This design comes from an exercise in tuning for small area on the open sky130 flow, not from production work.
Not every run is shown, and edits may drop behaviour that the tests do not exercise.
Function was not checked in any run shown here: the RTL went through the layout flow alone.
Power is estimated from default activity; no workload was simulated.

--- run.sh ---
#!/bin/bash
# synth_recipe.tcl (not shown) runs the flow's synth.tcl, then flattens the netlist and writes it again
# the make line also repeats each setting of config.mk as NAME=value (left out here)
make -C /OpenROAD-flow-scripts/flow DESIGN_CONFIG=/design/flow/config.mk WORK_HOME=/design/flow/orfs CLKGATE_MAP_FILE= SYNTH_SCRIPT=/design/flow/synth_recipe.tcl finish
--- config.mk ---
export PLATFORM = sky130hd
export DESIGN_NAME = VGADisplay
export DESIGN_NICKNAME = VGADisplay
export VERILOG_FILES = /design/flow/design.v
export SDC_FILE = /design/flow/constraint.sdc
export NUM_CORES = 4
export LEC_CHECK = 0
export CAP_MARGIN = 20
export CORE_MARGIN = 2
export CORE_UTILIZATION = 40
export SLEW_MARGIN = 20
--- constraint.sdc ---
create_clock -name core_clock -period 15.0 [get_ports {pixel_clock}]
set_input_delay 3.0000 -clock core_clock [delete_from_list [all_inputs] [get_ports {pixel_clock}]]
set_output_delay 3.0000 -clock core_clock [all_outputs]
set_load 0.01 [all_outputs]
--- design.v ---
module VGADisplay_SyncGenerator #(   
		parameter SYNC_PULSE = 96, 		 
		parameter BACK_PORCH = 60, 		 
		parameter ACTIVE_REGION = 640, 	 
		parameter FRONT_PORCH = 4, 		 
		parameter POS_SIZE = 9, 			 
		parameter COUNT_SIZE = 9 			 
	)
	(pixel_clock, reset, enable, VGA_S, pos, count_zero);
	parameter LINE_LENGTH = SYNC_PULSE + BACK_PORCH + ACTIVE_REGION + FRONT_PORCH;
	input pixel_clock;  
	input reset;         
	input enable;        
	output reg VGA_S;        
	output reg [POS_SIZE:0] pos;      
	output count_zero;   
	reg [COUNT_SIZE:0] count;
	assign count_zero = (count == 0);
	always @(posedge pixel_clock or negedge reset) begin
		if (~reset) begin   
			count <= 0;
			pos <= ~0;   
			VGA_S <= 0;
		end
		else if (enable) begin   
			if (count < SYNC_PULSE - 1) begin   
				VGA_S <= 0;
			end
			else if (count < SYNC_PULSE + BACK_PORCH - 1) begin   
				VGA_S <= 1;
			end
			else if (count < SYNC_PULSE + BACK_PORCH + ACTIVE_REGION - 1) begin   
				pos <= pos + 1;
			end
			else begin   
				pos <= ~0;   
			end
			if (count == LINE_LENGTH - 1) begin
				count <= 0;
			end
			else begin
				count <= count + 1;
			end
		end   
	end   
endmodule
module start_vga(x, y, r, g, b);
	input [9:0] x;
	input [8:0] y;
	output reg [3:0] r;
	output reg [3:0] g;
	output reg [3:0] b;
	reg result;
	function reg check_O;
		input signed [20:0] x;
		input signed [20:0] y;
		reg signed [20:0] dx;
		reg signed [20:0] dy;
		begin 
			dx = 2500 + x * x - 100 * x;
			dy = 2500 + y * y - 100 * y;
			if ((dx + dy >= 1225) && (dx + dy <= 2025))
			begin
				check_O = 1'b1;
			end
			else
			begin
				check_O = 1'b0;
			end
		end
	endfunction
	function reg check_X;
		input signed [20:0] x;
		input signed [20:0] y;
		begin 
			if ((x + y > 93) && (x + y < 107) && (x - y < 80) && (x - y > -80))
			begin 
				check_X = 1'b1;
			end
			else if ((x - y > -7) && (x - y < 7) && (x + y > 20) && (x + y < 180))
			begin 
				check_X = 1'b1;
			end
			else 
			begin
				check_X = 1'b0;
			end
		end
	endfunction
	always @(*)
	begin
      if ((x - 90) <= 100 && (y - 190) <= 100)
			begin
        result = check_O(x-90, y-190);
        if (result == 1)
        begin
          r = 4'd13;
			 g = 4'd5;
			 b = 4'd13;
        end
        else
        begin
          r = 4'd0;
          g = 4'd0;
          b = 4'd0;
        end
      end
      else if ((x - 330) <= 100 && (y - 190) <= 100)
			begin
        result = check_O(x-330, y-190);
        if (result == 1)
        begin
          r = 4'd13;
			 g = 4'd5;
			 b = 4'd13;
        end
        else
        begin
          r = 4'd0;
          g = 4'd0;
          b = 4'd0;
        end
      end
      else if ((x - 210) <= 100 && (y - 190) <= 100)
			begin
        result = check_X(x-210, y-190);
        if (result == 1)
        begin
          r = 4'd0;
					g = 4'd12;
					b = 4'd12;
        end
        else
        begin
          r = 4'd0;
          g = 4'd0;
          b = 4'd0;
        end
      end
      else if ((x - 450) <= 100 && (y - 190) <= 100)
			begin
        result = check_X(x-450, y-190);
        if (result == 1)
        begin
          r = 4'd0;
					g = 4'd12;
					b = 4'd12;
        end
        else
        begin
          r = 4'd0;
          g = 4'd0;
          b = 4'd0;
        end
		  end
  		else
  		begin
  			r = 4'd0;
  			g = 4'd0;
  			b = 4'd0;
  		end
	end
endmodule 
module RGB_get(x, y, a1, a2, a3, a4, a5, a6, a7, a8, a9, r, g, b);
	input [9:0] x;
	input [8:0] y;
	input [1:0] a1;
	input [1:0] a2;
	input [1:0] a3;
	input [1:0] a4;
	input [1:0] a5;
	input [1:0] a6;
	input [1:0] a7;
	input [1:0] a8;
	input [1:0] a9;
	output reg [3:0] r;
	output reg [3:0] g;
	output reg [3:0] b;
	reg result;
	function reg check_O;
		input signed [20:0] x;
		input signed [20:0] y;
		reg signed [20:0] dx;
		reg signed [20:0] dy;
		begin 
			dx = 2500 + x * x - 100 * x;
			dy = 2500 + y * y - 100 * y;
			if ((dx + dy >= 1225) && (dx + dy <= 2025))
			begin
				check_O = 1'b1;
			end
			else
			begin
				check_O = 1'b0;
			end
		end
	endfunction
	function reg check_X;
		input signed [20:0] x;
		input signed [20:0] y;
		begin 
			if ((x + y > 93) && (x + y < 107) && (x - y < 80) && (x - y > -80))
			begin 
				check_X = 1'b1;
			end
			else if ((x - y > -7) && (x - y < 7) && (x + y > 20) && (x + y < 180))
			begin 
				check_X = 1'b1;
			end
			else 
			begin
				check_X = 1'b0;
			end
		end
	endfunction
	always @(*)
	begin
		if ((x > 160) && (y > 80) && (x < 480) && (y < 400))
		begin
			if ((x - 160) <= 100 && (y - 80) <= 100)
			begin
				if (a1 == 2'd2)
				begin
					result = check_X(x-160, y-80);
					if (result == 1)
					begin
						r = 4'd0;
						g = 4'd12;
						b = 4'd12;
					end
					else
					begin
						r = 4'd0;
						g = 4'd0;
						b = 4'd0;
					end
				end
				else if (a1 == 2'd1)
				begin
					result = check_O(x-160, y-80);
					if (result == 1)
					begin
						r = 4'd13;
						g = 4'd5;
						b = 4'd13;
					end
					else
					begin
						r = 4'd0;
						g = 4'd0;
						b = 4'd0;
					end
				end
				else
				begin
					r = 4'd0;
					g = 4'd0;
					b = 4'd0;
				end
			end
			else if ((x - 270) <= 100 && (y - 80) <= 100)
			begin
				if (a2 == 2'd2)
				begin
					result = check_X(x-270, y-80);
					if (result == 1)
					begin
						r = 4'd0;
						g = 4'd12;
						b = 4'd12;
					end
					else
					begin
						r = 4'd0;
						g = 4'd0;
						b = 4'd0;
					end
				end
				else if (a2 == 2'd1)
				begin
					result = check_O(x-270, y-80);
					if (result == 1)
					begin
						r = 4'd13;
						g = 4'd5;
						b = 4'd13;
					end
					else
					begin
						r = 4'd0;
						g = 4'd0;
						b = 4'd0;
					end
				end
				else
				begin
					r = 4'd0;
					g = 4'd0;
					b = 4'd0;
				end
			end
			else if ((x - 380) <= 100 && (y - 80) <= 100)
			begin
				if (a3 == 2'd2)
				begin
					result = check_X(x-380, y-80);
					if (result == 1)
					begin
						r = 4'd0;
						g = 4'd12;
						b = 4'd12;
					end
					else
					begin
						r = 4'd0;
						g = 4'd0;
						b = 4'd0;
					end
				end
				else if (a3 == 2'd1)
				begin
					result = check_O(x-380, y-80);
					if (result == 1)
					begin
						r = 4'd13;
						g = 4'd5;
						b = 4'd13;
					end
					else
					begin
						r = 4'd0;
						g = 4'd0;
						b = 4'd0;
					end
				end
				else
				begin
					r = 4'd0;
					g = 4'd0;
					b = 4'd0;
				end
			end
			else if ((x - 160) <= 100 && (y - 190) <= 100)
			begin
				if (a4 == 2'd2)
				begin
					result = check_X(x-160, y-190);
					if (result == 1)
					begin
						r = 4'd0;
						g = 4'd12;
						b = 4'd12;
					end
					else
					begin
						r = 4'd0;
						g = 4'd0;
						b = 4'd0;
					end
				end
				else if (a4 == 2'd1)
				begin
					result = check_O(x-160, y-190);
					if (result == 1)
					begin
						r = 4'd13;
						g = 4'd5;
						b = 4'd13;
					end
					else
					begin
						r = 4'd0;
						g = 4'd0;
						b = 4'd0;
					end
				end
				else
				begin
					r = 4'd0;
					g = 4'd0;
					b = 4'd0;
				end
			end
			else if ((x - 270) <= 100 && (y - 190) <= 100)
			begin
				if (a5 == 2'd2)
				begin
					result = check_X(x-270, y-190);
					if (result == 1)
					begin
						r = 4'd0;
						g = 4'd12;
						b = 4'd12;
					end
					else
					begin
						r = 4'd0;
						g = 4'd0;
						b = 4'd0;
					end
				end
				else if (a5 == 2'd1)
				begin
					result = check_O(x-270, y-190);
					if (result == 1)
					begin
						r = 4'd13;
						g = 4'd5;
						b = 4'd13;
					end
					else
					begin
						r = 4'd0;
						g = 4'd0;
						b = 4'd0;
					end
				end
				else
				begin
					r = 4'd0;
					g = 4'd0;
					b = 4'd0;
				end
			end
			else if ((x - 380) <= 100 && (y - 190) <= 100)
			begin
				if (a6 == 2'd2)
				begin
					result = check_X(x-380, y-190);
					if (result == 1)
					begin
						r = 4'd0;
						g = 4'd12;
						b = 4'd12;
					end
					else
					begin
						r = 4'd0;
						g = 4'd0;
						b = 4'd0;
					end
				end
				else if (a6 == 2'd1)
				begin
					result = check_O(x-380, y-190);
					if (result == 1)
					begin
						r = 4'd13;
						g = 4'd5;
						b = 4'd13;
					end
					else
					begin
						r = 4'd0;
						g = 4'd0;
						b = 4'd0;
					end
				end
				else
				begin
					r = 4'd0;
					g = 4'd0;
					b = 4'd0;
				end
			end
			else if ((x - 160) <= 100 && (y - 300) <= 100)
			begin
				if (a7 == 2'd2)
				begin
					result = check_X(x-160, y-300);
					if (result == 1)
					begin
						r = 4'd0;
						g = 4'd12;
						b = 4'd12;
					end
					else
					begin
						r = 4'd0;
						g = 4'd0;
						b = 4'd0;
					end
				end
				else if (a7 == 2'd1)
				begin
					result = check_O(x-160, y-300);
					if (result == 1)
					begin
						r = 4'd13;
						g = 4'd5;
						b = 4'd13;
					end
					else
					begin
						r = 4'd0;
						g = 4'd0;
						b = 4'd0;
					end
				end
				else
				begin
					r = 4'd0;
					g = 4'd0;
					b = 4'd0;
				end
			end
			else if ((x - 270) <= 100 && (y - 300) <= 100)
			begin
				if (a8 == 2'd2)
				begin
					result = check_X(x-270, y-300);
					if (result == 1)
					begin
						r = 4'd0;
						g = 4'd12;
						b = 4'd12;
					end
					else
					begin
						r = 4'd0;
						g = 4'd0;
						b = 4'd0;
					end
				end
				else if (a8 == 2'd1)
				begin
					result = check_O(x-270, y-300);
					if (result == 1)
					begin
						r = 4'd13;
						g = 4'd5;
						b = 4'd13;
					end
					else
					begin
						r = 4'd0;
						g = 4'd0;
						b = 4'd0;
					end
				end
				else
				begin
					r = 4'd0;
					g = 4'd0;
					b = 4'd0;
				end
			end
			else if ((x - 380) <= 100 && (y - 300) <= 100)
			begin
				if (a9 == 2'd2)
				begin
					result = check_X(x-380, y-300);
					if (result == 1)
					begin
						r = 4'd0;
						g = 4'd12;
						b = 4'd12;
					end
					else
					begin
						r = 4'd0;
						g = 4'd0;
						b = 4'd0;
					end
				end
				else if (a9 == 2'd1)
				begin
					result = check_O(x-380, y-300);
					if (result == 1)
					begin
						r = 4'd13;
						g = 4'd5;
						b = 4'd13;
					end
					else
					begin
						r = 4'd0;
						g = 4'd0;
						b = 4'd0;
					end
				end
				else
				begin
					r = 4'd0;
					g = 4'd0;
					b = 4'd0;
				end
			end
			else
			begin
				r = 4'd12;
				g = 4'd12;
				b = 4'd12;
			end
		end
		else
		begin
			r = 4'd0;
			g = 4'd0;
			b = 4'd0;
		end
	end
endmodule 
module VGADisplay(pixel_clock, reset, start, a1, a2, a3, a4, a5, a6, a7, a8, a9, VGA_R, VGA_G, VGA_B, VGA_HS, VGA_VS);
	input pixel_clock;
	input reset;
	input start;
	input [1:0] a1;	 
	input [1:0] a2;	 
	input [1:0] a3;	 
	input [1:0] a4;	 
	input [1:0] a5;	 
	input [1:0] a6;	 
	input [1:0] a7;	 
	input [1:0] a8;	 
	input [1:0] a9;	 
	output reg [3:0] VGA_R;	 
	output reg [3:0] VGA_G;	 
	output reg [3:0] VGA_B;	 
	output VGA_HS;				 
	output VGA_VS;				 
	wire [9:0] x;
	wire [8:0] y;
	wire h_count_zero;
	wire v_count_zero;
	VGADisplay_SyncGenerator HSyncGenerator(pixel_clock, reset, 1'b1, VGA_HS, x, h_count_zero);
	wire hsync_fall = VGA_HS & h_count_zero;
	VGADisplay_SyncGenerator #(2, 33, 480, 10, 8, 9) VSyncGenerator(pixel_clock, reset, hsync_fall, VGA_VS, y, v_count_zero);
	wire [3:0] R_start;
   wire [3:0] G_start;
   wire [3:0] B_start;
	start_vga StartPixelGenerator(x, y, R_start, G_start, B_start);
	wire [3:0] R;
   wire [3:0] G;
   wire [3:0] B;
   RGB_get PixelGenerator(x, y, a1, a2, a3, a4, a5, a6, a7, a8, a9, R, G, B);
	always @(posedge pixel_clock or negedge reset) begin
		if (~reset) begin
			VGA_R <= 0;
			VGA_G <= 0;
			VGA_B <= 0;
		end
		else begin
			if ((x == ~10'b0) || (y == ~9'b0)) begin
				VGA_R <= 0;
				VGA_G <= 0;
				VGA_B <= 0;
			end
			else begin   
				if (start == 0) begin
					VGA_R <= R_start;
					VGA_G <= G_start;
					VGA_B <= B_start;
				end
				else begin
					VGA_R <= R;
					VGA_G <= G;
					VGA_B <= B;
				end
			end   
		end   
	end   
endmodule
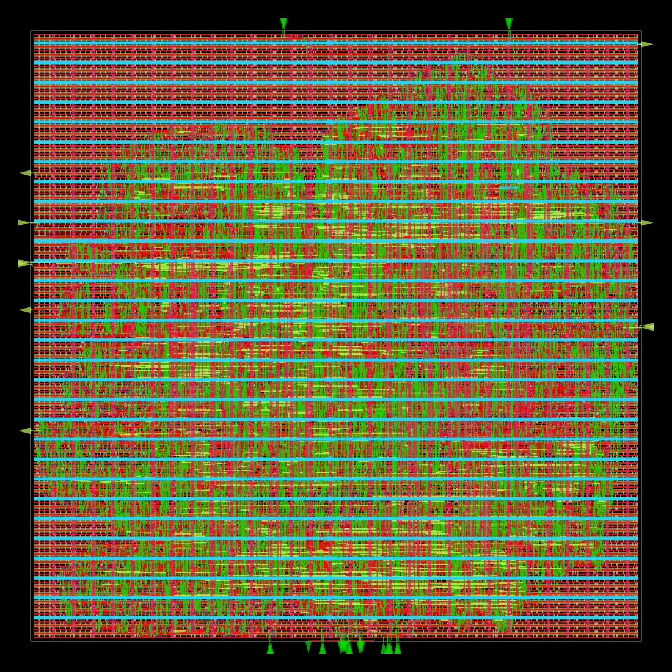
Figure 1: run 1, final layout.
num rows: 152
chip height: 419 um

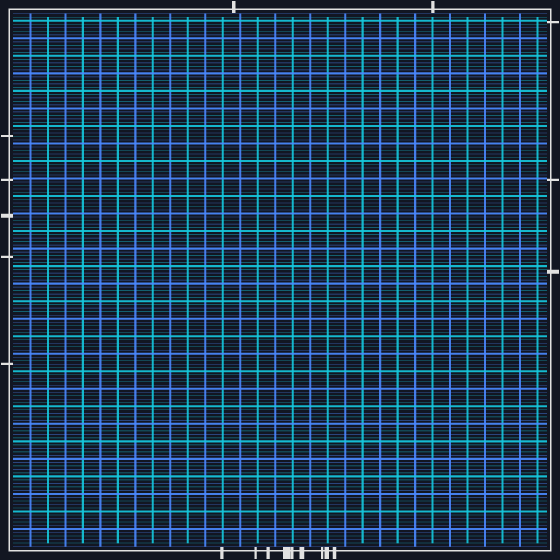
Figure 2: run 1, floorplan with the power grid.
Pins as bars on the die edge.
VSS: in blue. VDD: in cyan.
The core has 152 rows. 30 straps on met4.
worst vdd ir: 0.0385 mV
Die Wd: 419 um
Core Box Area: 0.171 sq mm

==> impl_metrics.ini, run 1 <==
[global_routing]
grt_pass1_vias = 60700
track_usage_pct = 27.1
grt_max_degree = 47

[place]
placed_cell_area_sq_mm = 0.0728
dp_hpwl_um = 201000
place.gp.congestion = 1.00
port_buffers = 31

[layout]
fin_nets = 10500
mostFrequentLayoutCell = inv_1
drive_gt1_share_pct = 3.79
syn2layout_area_growth_pct = 5.95

[clock_tree]
h-tree-depth = 2
post_cts_buffers = 0
cts.sinks = 45
cts_max_path_buffers = 2
tritoncts = yes

[critical_path]
critPathMaxFanout = 19
end_kind = flip-flop
slowest_delay_ns = 0.86
critPathTopFamily = adder cells
critPathLaunch = HSyncGenerator.pos[5]
crit_cells = 37
path_class = reg2reg
critPathLaunchType = flip-flop

[timing]
finClkSkew_ns = 0.0103
worstMarginPinSlew_ns = 1.26
fin_crit_sh_pct = 89.6
finalSetupTns_ns = 0
final_hold_viol_count = 0
rsz0062_at_grt = no
max_slew_margin_pct = 15.2
setup_violations = 0

[yosys]
synth_top_family_by_area = adder cells
synth_xor_area_share_pct = 8.17
async_reset_ff_share_pct = 100
synth_edf_count = 0
synth-simple-area-share_pct = 14.7
synth_fa_ha_area_share_pct = 48.2

[worst_hold_path]
holdCritPathClass = reg2reg

[detailed_routing]
drt_iter0_drc = 5297
first_pass_iters = 6
wirelength_um = 239000

[power]
powerDensity_mw_per_mm2 = 6.35
total_power_mw = 0.464

[run_status]
outcome = timing/DRC/antenna clean
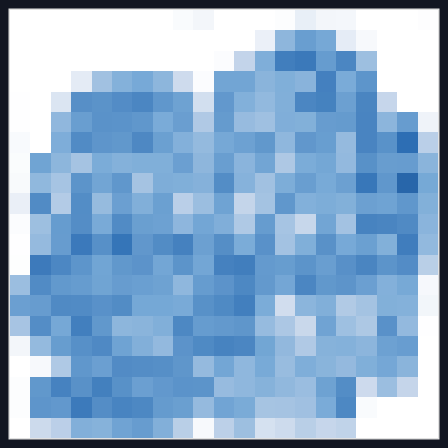
Figure 3: run 1, cell area per tile.
21 x 21 tiles, from white (low) to dark blue (high), 0 to 100% covered.
The fullest tile reaches 78%. 0.50% of the tiles are over 75% full. The mean over all tiles is 40%.

-- run 1: cells by family (layout without fill, tap and decap cells) --
group / Yosys count / count (layout)
fa+ha+maj: 2098 / 2098
simple gates: 2091 / 2091
compound gates: 1864 / 1864
buf+inv: 1564 / 1574
xor+xnor: 637 / 637
flops: 45 / 45
mux: 40 / 40
other cells: 2 / 16
-- run 1: layout make-up --
class | count | area share (%)
multi-input combinational | 6737 | 85.1
inverter | 1387 | 7.13
tap | 2310 | 3.96
timing repair buffer | 179 | 1.95
sequential | 45 | 1.57
clock buffer | 5 | 0.171
clock inverter | 3 | 0.0634
antenna | 9 | 0.0308
-- run 1: through the flow --
step | hold WS, ns | setup slack, ns
3_5_place_dp | 0.478 | 1.92
2_1_floorplan | 0.452 | 3.15
5_1_grt | 0.530 | 0.821
3_3_place_gp | 0.476 | 2.22
4_1_cts | 0.492 | 1.83
6_report | 0.492 | 1.55
-- run 1: state kept, by name, summed over array words and instances, names as in the netlist --
register              count
HSyncGenerator.VGA_S      1
VGA_R                     2
HSyncGenerator.pos       10
VSyncGenerator.VGA_S      1
VSyncGenerator.count     10
VSyncGenerator.pos        9
VGA_G                     2
HSyncGenerator.count     10
-- run 1: per-layer routing --
| metal | global-route usage (%) | vias to the layer above | part of all wire (%) |
|---|---|---|---|
| met2 | 43.9 | 2088 | 45 |
| met5 | 0 | - | 0.0046 |
| met1 | 35.5 | 30000 | 42 |
| met4 | 14.1 | 2 | 6.4 |
| li1 | - | 28400 | - |
| met3 | 3.22 | 442 | 6.5 |
-- run 1: synth_stat cells, types with 108 or more instances --
cell type,instances
inv_1,1371
ha_1,1173
fa_1,925
nor2_1,649
a21oi_1,484
xnor2_1,479
nand2_1,477
o21ai_0,336
nor3_1,192
xor2_1,154
nand3_1,151
clkbuf_1,142
a21o_1,141
nand2b_1,112
a211oi_1,108
-- run 1: power breakdown --
group          total, mW  switching (mW)  leakage, nW  internal, mW
Combinational      0.190           0.114         35.0        0.0760
Sequential         0.123        0.000866        0.542         0.122
Clock              0.151          0.0718       0.0801        0.0796
Total              0.464           0.186         35.6         0.278
-- run 1: worst min path at each step --
| stage | from | to | slack (ns) | cells after the start |
|---|---|---|---|---|
| floorplan | VSyncGenerator.count[7] | VSyncGenerator.count[7] | 0.45 | 1 |
| global placement | VSyncGenerator.count[7] | VSyncGenerator.count[7] | 0.48 | 1 |
| detailed placement | VSyncGenerator.count[7] | VSyncGenerator.count[7] | 0.48 | 1 |
| CTS | VSyncGenerator.count[7] | VSyncGenerator.count[7] | 0.49 | 1 |
| global route | VSyncGenerator.count[8] | VSyncGenerator.count[8] | 0.53 | 1 |
| finish | VSyncGenerator.count[7] | VSyncGenerator.count[7] | 0.49 | 1 |
Figure 4. Register map, names as in the netlist (run 1).
Scale bar: 100 um.
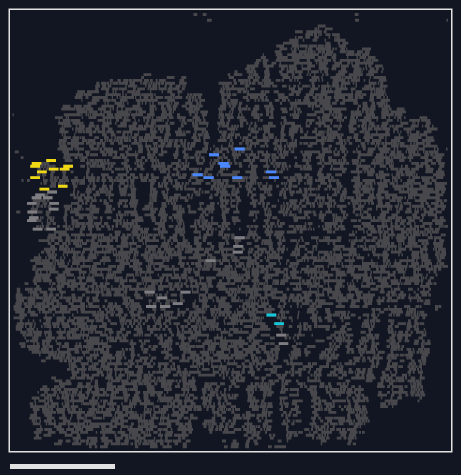

==> run 2: a larger rewrite; changed files in full <==
==> design.v <==
module VGADisplay(pixel_clock, reset, start, a1, a2, a3, a4, a5, a6, a7, a8, a9, VGA_R, VGA_G, VGA_B, VGA_HS, VGA_VS);
	input pixel_clock;
	input reset;
	input start;
	input [1:0] a1, a2, a3, a4, a5, a6, a7, a8, a9;
	output [3:0] VGA_R;
	output [3:0] VGA_G;
	output [3:0] VGA_B;
	output VGA_HS;
	output VGA_VS;
	reg [9:0] hc;
	reg [9:0] vc;
	reg [1:0] col;
	reg [1:0] col_next;
	wire h_end = (hc == 10'd799);
	wire v_end = (vc == 10'd524);
	always @(posedge pixel_clock or negedge reset) begin
		if (~reset) begin
			hc <= 10'h3ff;
			vc <= 10'h3ff;
			col <= 2'b00;
		end else begin
			hc <= h_end ? 10'd0 : hc + 10'd1;
			if (h_end) vc <= v_end ? 10'd0 : vc + 10'd1;
			col <= col_next;
		end
	end
	assign VGA_HS = (hc >= 10'd95) && (hc != 10'h3ff);
	assign VGA_VS = (vc != 10'd0) && (vc != 10'h3ff);
	wire xact = (hc >= 10'd155) && (hc <= 10'd794);
	wire yact = (vc >= 10'd34) && (vc <= 10'd513);
	wire bc0 = (hc >= 10'd315) && (hc <= 10'd415);
	wire bc1 = (hc >= 10'd425) && (hc <= 10'd525);
	wire bc2 = (hc >= 10'd535) && (hc <= 10'd635);
	wire br0 = (vc >= 10'd114) && (vc <= 10'd214);
	wire br1 = (vc >= 10'd224) && (vc <= 10'd324);
	wire br2 = (vc >= 10'd334) && (vc <= 10'd434);
	wire sc0 = (hc >= 10'd245) && (hc <= 10'd345);
	wire sc1 = (hc >= 10'd365) && (hc <= 10'd465);
	wire sc2 = (hc >= 10'd485) && (hc <= 10'd585);
	wire sc3 = (hc >= 10'd605) && (hc <= 10'd705);
	wire in_sq = (hc >= 10'd316) && (hc <= 10'd634) && (vc >= 10'd115) && (vc <= 10'd433);
	reg [6:0] cx;
	always @(*) begin
		if (start) cx = bc0 ? 7'd109 : bc1 ? 7'd91 : 7'd73;             
		else cx = sc0 ? 7'd39 : sc1 ? 7'd31 : sc2 ? 7'd23 : 7'd15;      
	end
	wire [6:0] cy = br0 ? 7'd36 : br1 ? 7'd18 : 7'd0;                     
	wire [6:0] tx = hc[6:0] - cx;
	wire [6:0] ty = vc[6:0] - cy;
	wire [5:0] ax = tx[6] ? -tx[5:0] : tx[5:0];
	wire [5:0] ay = ty[6] ? -ty[5:0] : ty[5:0];
	reg [5:0] olo, ohi;
	always @(*) begin
		case (ay)
			6'd0: begin olo = 6'd35; ohi = 6'd45; end
			6'd1: begin olo = 6'd35; ohi = 6'd44; end
			6'd2: begin olo = 6'd35; ohi = 6'd44; end
			6'd3: begin olo = 6'd35; ohi = 6'd44; end
			6'd4: begin olo = 6'd35; ohi = 6'd44; end
			6'd5: begin olo = 6'd35; ohi = 6'd44; end
			6'd6: begin olo = 6'd35; ohi = 6'd44; end
			6'd7: begin olo = 6'd35; ohi = 6'd44; end
			6'd8: begin olo = 6'd35; ohi = 6'd44; end
			6'd9: begin olo = 6'd34; ohi = 6'd44; end
			6'd10: begin olo = 6'd34; ohi = 6'd43; end
			6'd11: begin olo = 6'd34; ohi = 6'd43; end
			6'd12: begin olo = 6'd33; ohi = 6'd43; end
			6'd13: begin olo = 6'd33; ohi = 6'd43; end
			6'd14: begin olo = 6'd33; ohi = 6'd42; end
			6'd15: begin olo = 6'd32; ohi = 6'd42; end
			6'd16: begin olo = 6'd32; ohi = 6'd42; end
			6'd17: begin olo = 6'd31; ohi = 6'd41; end
			6'd18: begin olo = 6'd31; ohi = 6'd41; end
			6'd19: begin olo = 6'd30; ohi = 6'd40; end
			6'd20: begin olo = 6'd29; ohi = 6'd40; end
			6'd21: begin olo = 6'd28; ohi = 6'd39; end
			6'd22: begin olo = 6'd28; ohi = 6'd39; end
			6'd23: begin olo = 6'd27; ohi = 6'd38; end
			6'd24: begin olo = 6'd26; ohi = 6'd38; end
			6'd25: begin olo = 6'd25; ohi = 6'd37; end
			6'd26: begin olo = 6'd24; ohi = 6'd36; end
			6'd27: begin olo = 6'd23; ohi = 6'd36; end
			6'd28: begin olo = 6'd21; ohi = 6'd35; end
			6'd29: begin olo = 6'd20; ohi = 6'd34; end
			6'd30: begin olo = 6'd19; ohi = 6'd33; end
			6'd31: begin olo = 6'd17; ohi = 6'd32; end
			6'd32: begin olo = 6'd15; ohi = 6'd31; end
			6'd33: begin olo = 6'd12; ohi = 6'd30; end
			6'd34: begin olo = 6'd9; ohi = 6'd29; end
			6'd35: begin olo = 6'd0; ohi = 6'd28; end
			6'd36: begin olo = 6'd0; ohi = 6'd27; end
			6'd37: begin olo = 6'd0; ohi = 6'd25; end
			6'd38: begin olo = 6'd0; ohi = 6'd24; end
			6'd39: begin olo = 6'd0; ohi = 6'd22; end
			6'd40: begin olo = 6'd0; ohi = 6'd20; end
			6'd41: begin olo = 6'd0; ohi = 6'd18; end
			6'd42: begin olo = 6'd0; ohi = 6'd16; end
			6'd43: begin olo = 6'd0; ohi = 6'd13; end
			6'd44: begin olo = 6'd0; ohi = 6'd9; end
			6'd45: begin olo = 6'd0; ohi = 6'd0; end
			6'd46: begin olo = 6'd63; ohi = 6'd0; end
			6'd47: begin olo = 6'd63; ohi = 6'd0; end
			6'd48: begin olo = 6'd63; ohi = 6'd0; end
			6'd49: begin olo = 6'd63; ohi = 6'd0; end
			6'd50: begin olo = 6'd63; ohi = 6'd0; end
			6'd51: begin olo = 6'd63; ohi = 6'd0; end
			6'd52: begin olo = 6'd63; ohi = 6'd0; end
			6'd53: begin olo = 6'd63; ohi = 6'd0; end
			6'd54: begin olo = 6'd63; ohi = 6'd0; end
			6'd55: begin olo = 6'd63; ohi = 6'd0; end
			6'd56: begin olo = 6'd63; ohi = 6'd0; end
			6'd57: begin olo = 6'd63; ohi = 6'd0; end
			6'd58: begin olo = 6'd63; ohi = 6'd0; end
			6'd59: begin olo = 6'd63; ohi = 6'd0; end
			6'd60: begin olo = 6'd63; ohi = 6'd0; end
			6'd61: begin olo = 6'd63; ohi = 6'd0; end
			6'd62: begin olo = 6'd63; ohi = 6'd0; end
			6'd63: begin olo = 6'd63; ohi = 6'd0; end
		endcase
	end
	wire is_o = (ax >= olo) && (ax <= ohi);
	wire [6:0] dab = {1'b0, ax} - {1'b0, ay};
	wire [6:0] sab = {1'b0, ax} + {1'b0, ay};
	wire is_x = ((dab[6] ? -dab : dab) <= 7'd6) && (sab <= 7'd79);
	reg [1:0] cv;
	always @(*) begin
		case ({br0, br1, br2, bc0, bc1, bc2})
			6'b100100: cv = a1;
			6'b100010: cv = a2;
			6'b100001: cv = a3;
			6'b010100: cv = a4;
			6'b010010: cv = a5;
			6'b010001: cv = a6;
			6'b001100: cv = a7;
			6'b001010: cv = a8;
			6'b001001: cv = a9;
			default: cv = 2'd0;
		endcase
	end
	wire in_cell = (bc0 | bc1 | bc2) & (br0 | br1 | br2);
	wire s_in = (sc0 | sc1 | sc2 | sc3) & br1;
	always @(*) begin
		col_next = 2'b00;
		if (xact && yact) begin
			if (start) begin
				if (in_cell) begin
					if (cv == 2'd1 && is_o) col_next = 2'b01;
					else if (cv == 2'd2 && is_x) col_next = 2'b10;
				end else if (in_sq) col_next = 2'b11;
			end else if (s_in) begin
				if ((sc0 | sc2) && is_o) col_next = 2'b01;
				else if ((sc1 | sc3) && is_x) col_next = 2'b10;
			end
		end
	end
	wire c_o = col[0] & ~col[1];
	assign VGA_R = {col[0], col[0], 1'b0, c_o};
	assign VGA_G = {col[1], col[1] | col[0], 1'b0, c_o};
	assign VGA_B = {col[1] | col[0], col[1] | col[0], 1'b0, c_o};
endmodule
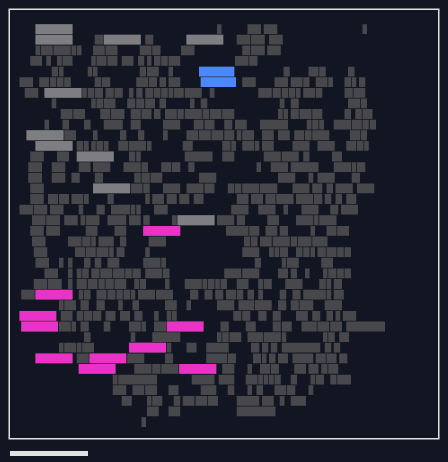
Figure 5: run 2, register map, names as in the netlist.
Scale bar: 20 um.
`vc`: in magenta, placed flops 10, where lower left. `col`: in blue, placed flops 2.
register area: 576 sq um
Seq/total area: 12.0%
Power Sequential: 0.0596 mW
Finished Core Util: 44.1%

==> impl_metrics.ini, run 2 <==
[run_status]
outcome = timing/DRC/antenna clean

[timing]
worstMarginPinSlew_ns = 1.11
rsz0062_at_grt = no
finalSetupTns_ns = 0
max_slew_margin_pct = 25.9

[global_routing]
track_usage_pct = 19.9
grt_pass1_vias = 4029
grt_max_degree = 29

[clock_tree]
cts_max_path_buffers = 2
h-tree-depth = 1
post_cts_buffers = 0

[layout]
top_regs = hc (10), vc (10), col (2)
mostFrequentLayoutCell = ha_1
drive_gt1_share_pct = 11.2

[floorplan]
dieWidth_um = 110
num_rows = 38

[critical_path]
critPathMaxFanout = 11
critPathLaunch = start
critPathLaunchType = input pin

[yosys]
synth_edf_count = 0
synth_common_cells = 48 x ha_1, 42 x nor2_1, 36 x a21oi_1
yosysMostFrequentCell = ha_1

[worst_hold_path]
hold_depth = 2

[power]
powerDensity_mw_per_mm2 = 28.7

[place]
place.gp.congestion = 0.907
placed_cell_area_sq_mm = 0.00474

[detailed_routing]
wirelength_um = 11500
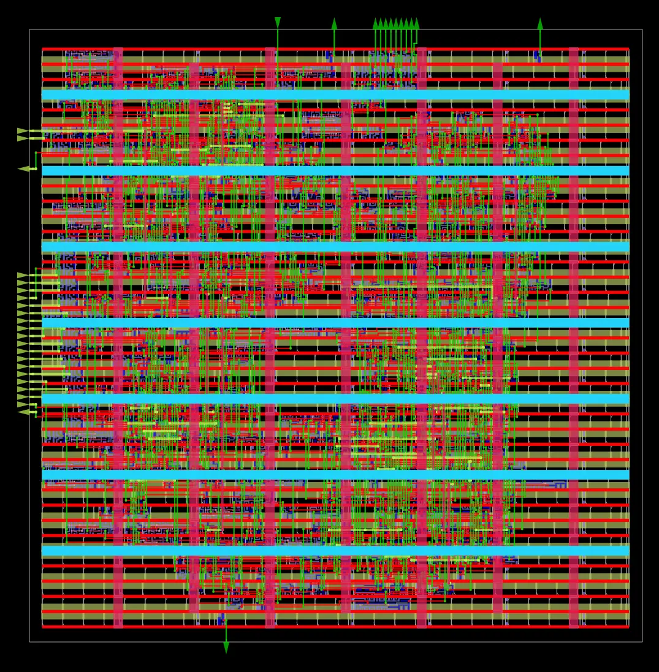
Figure 6: run 2, final layout.
chip height: 110 um
I/O Pins: 35

run 2: cell types whose count changed after synthesis, moves of 171 or more:
cell / before / now
a21oi_1: 484 / 36
fa_1: 925 / 4
ha_1: 1173 / 48
inv_1: 1371 / 28
nand2_1: 477 / 28
nor2_1: 649 / 42
nor3_1: 192 / 21
o21ai_0: 336 / 21
xnor2_1: 479 / 28
run 2: worst max-delay path, delay by kind of cell:
| family | cells | cell delay, ns |
|---|---|---|
| AOI/OAI and AO/OA | 8 | 1.42 |
| xor gates and xnor gates | 3 | 0.75 |
| adders and majority gates | 2 | 0.78 |
| buffers and inverters | 1 | 0.58 |
| muxes | 1 | 0.13 |
| and+or+nand+nor | 3 | 0.77 |
run 2: layout make-up:
cell class / instances / area [sq um]
multi-input combinational: 468 / 3510
timing repair buffer: 37 / 355
inverter: 33 / 129
clock buffer: 4 / 45.0
sequential: 22 / 576
tap: 140 / 175
fill: 1108 / 6050
run 2: cell families after synthesis:
| group | Yosys count | share of synthesized area, % |
|---|---|---|
| AO/OA/AOI/OAI | 172 | 28.7 |
| XOR/XNOR | 45 | 10.2 |
| adder cells (fa/ha/maj) | 52 | 15.3 |
| buffers and inverters | 77 | 8.81 |
| flip-flops | 22 | 12.9 |
| multiplexers | 4 | 0.898 |
| other | 1 | 0.0841 |
| AND/OR/NAND/NOR | 192 | 23.2 |
run 2: power breakdown:
group          internal, mW  switching (mW)
sequential           0.0596               0
combinational        0.0182          0.0204
clock                0.0190          0.0202
total                0.0967          0.0406
run 2: worst min path at each step:
stage	slack (ns)	from	endpoint
3_5_place_dp	0.56	vc[8]	vc[8]
6_report	0.57	vc[4]	vc[5]
2_1_floorplan	0.55	hc[0]	hc[0]
3_3_place_gp	0.56	vc[8]	vc[8]
5_1_grt	0.60	vc[8]	vc[8]
4_1_cts	0.57	vc[5]	vc[5]
run 2: through the flow:
stage / hold slack (ns) / worst slack (ns) / power, mW
finish: 0.568 / 7.77 / 0.137
global route: 0.598 / 7.32 / 0.148
CTS: 0.571 / 7.75 / 0.139
detailed placement: 0.556 / 7.48 / 0.0989
global placement: 0.560 / 7.60 / 0.0981
floorplan: 0.550 / 8.37 / 0.0871
run 2: layer usage:
metal	up-vias	global-route usage [%]	wire length [um]
li1	2071	-	-
met5	-	0	0
met4	0	4.97	231
met2	125	34.0	5570
met3	22	1.01	455
met1	1978	27.5	5240

what the ideal ports hide:
No port has a modelled driver above. Below, the same layouts with a new extraction and two added sets of constraints.
Step 1 (the two cells are an assumption about what drives the block):
set clk [get_ports {pixel_clock}]
set_driving_cell -lib_cell sky130_fd_sc_hd__clkbuf_16 $clk
set_driving_cell -lib_cell sky130_fd_sc_hd__buf_2 [delete_from_list [all_inputs] $clk]
Step 2 times the ports against the registers' clock, not the clock port: input delays grow and output delays shrink by t, the midpoint of the rising clock arrivals with the driver on.
Slacks: ideal / step 1 / step 2; pairs: ideal / step 1.
run | t (ns) | slack for setup (ns) | worst setup path at the end
run 1 | 0.393 | 1.555 / 1.555 / 1.555 | register to register
run 2 | 0.290 | 7.772 / 7.778 / 7.488 | input to register
After both steps every run listed still meets setup and hold. The setup slack of run 2, which loses most, moves by +0.006 ns with the drivers and by -0.284 ns with both steps.
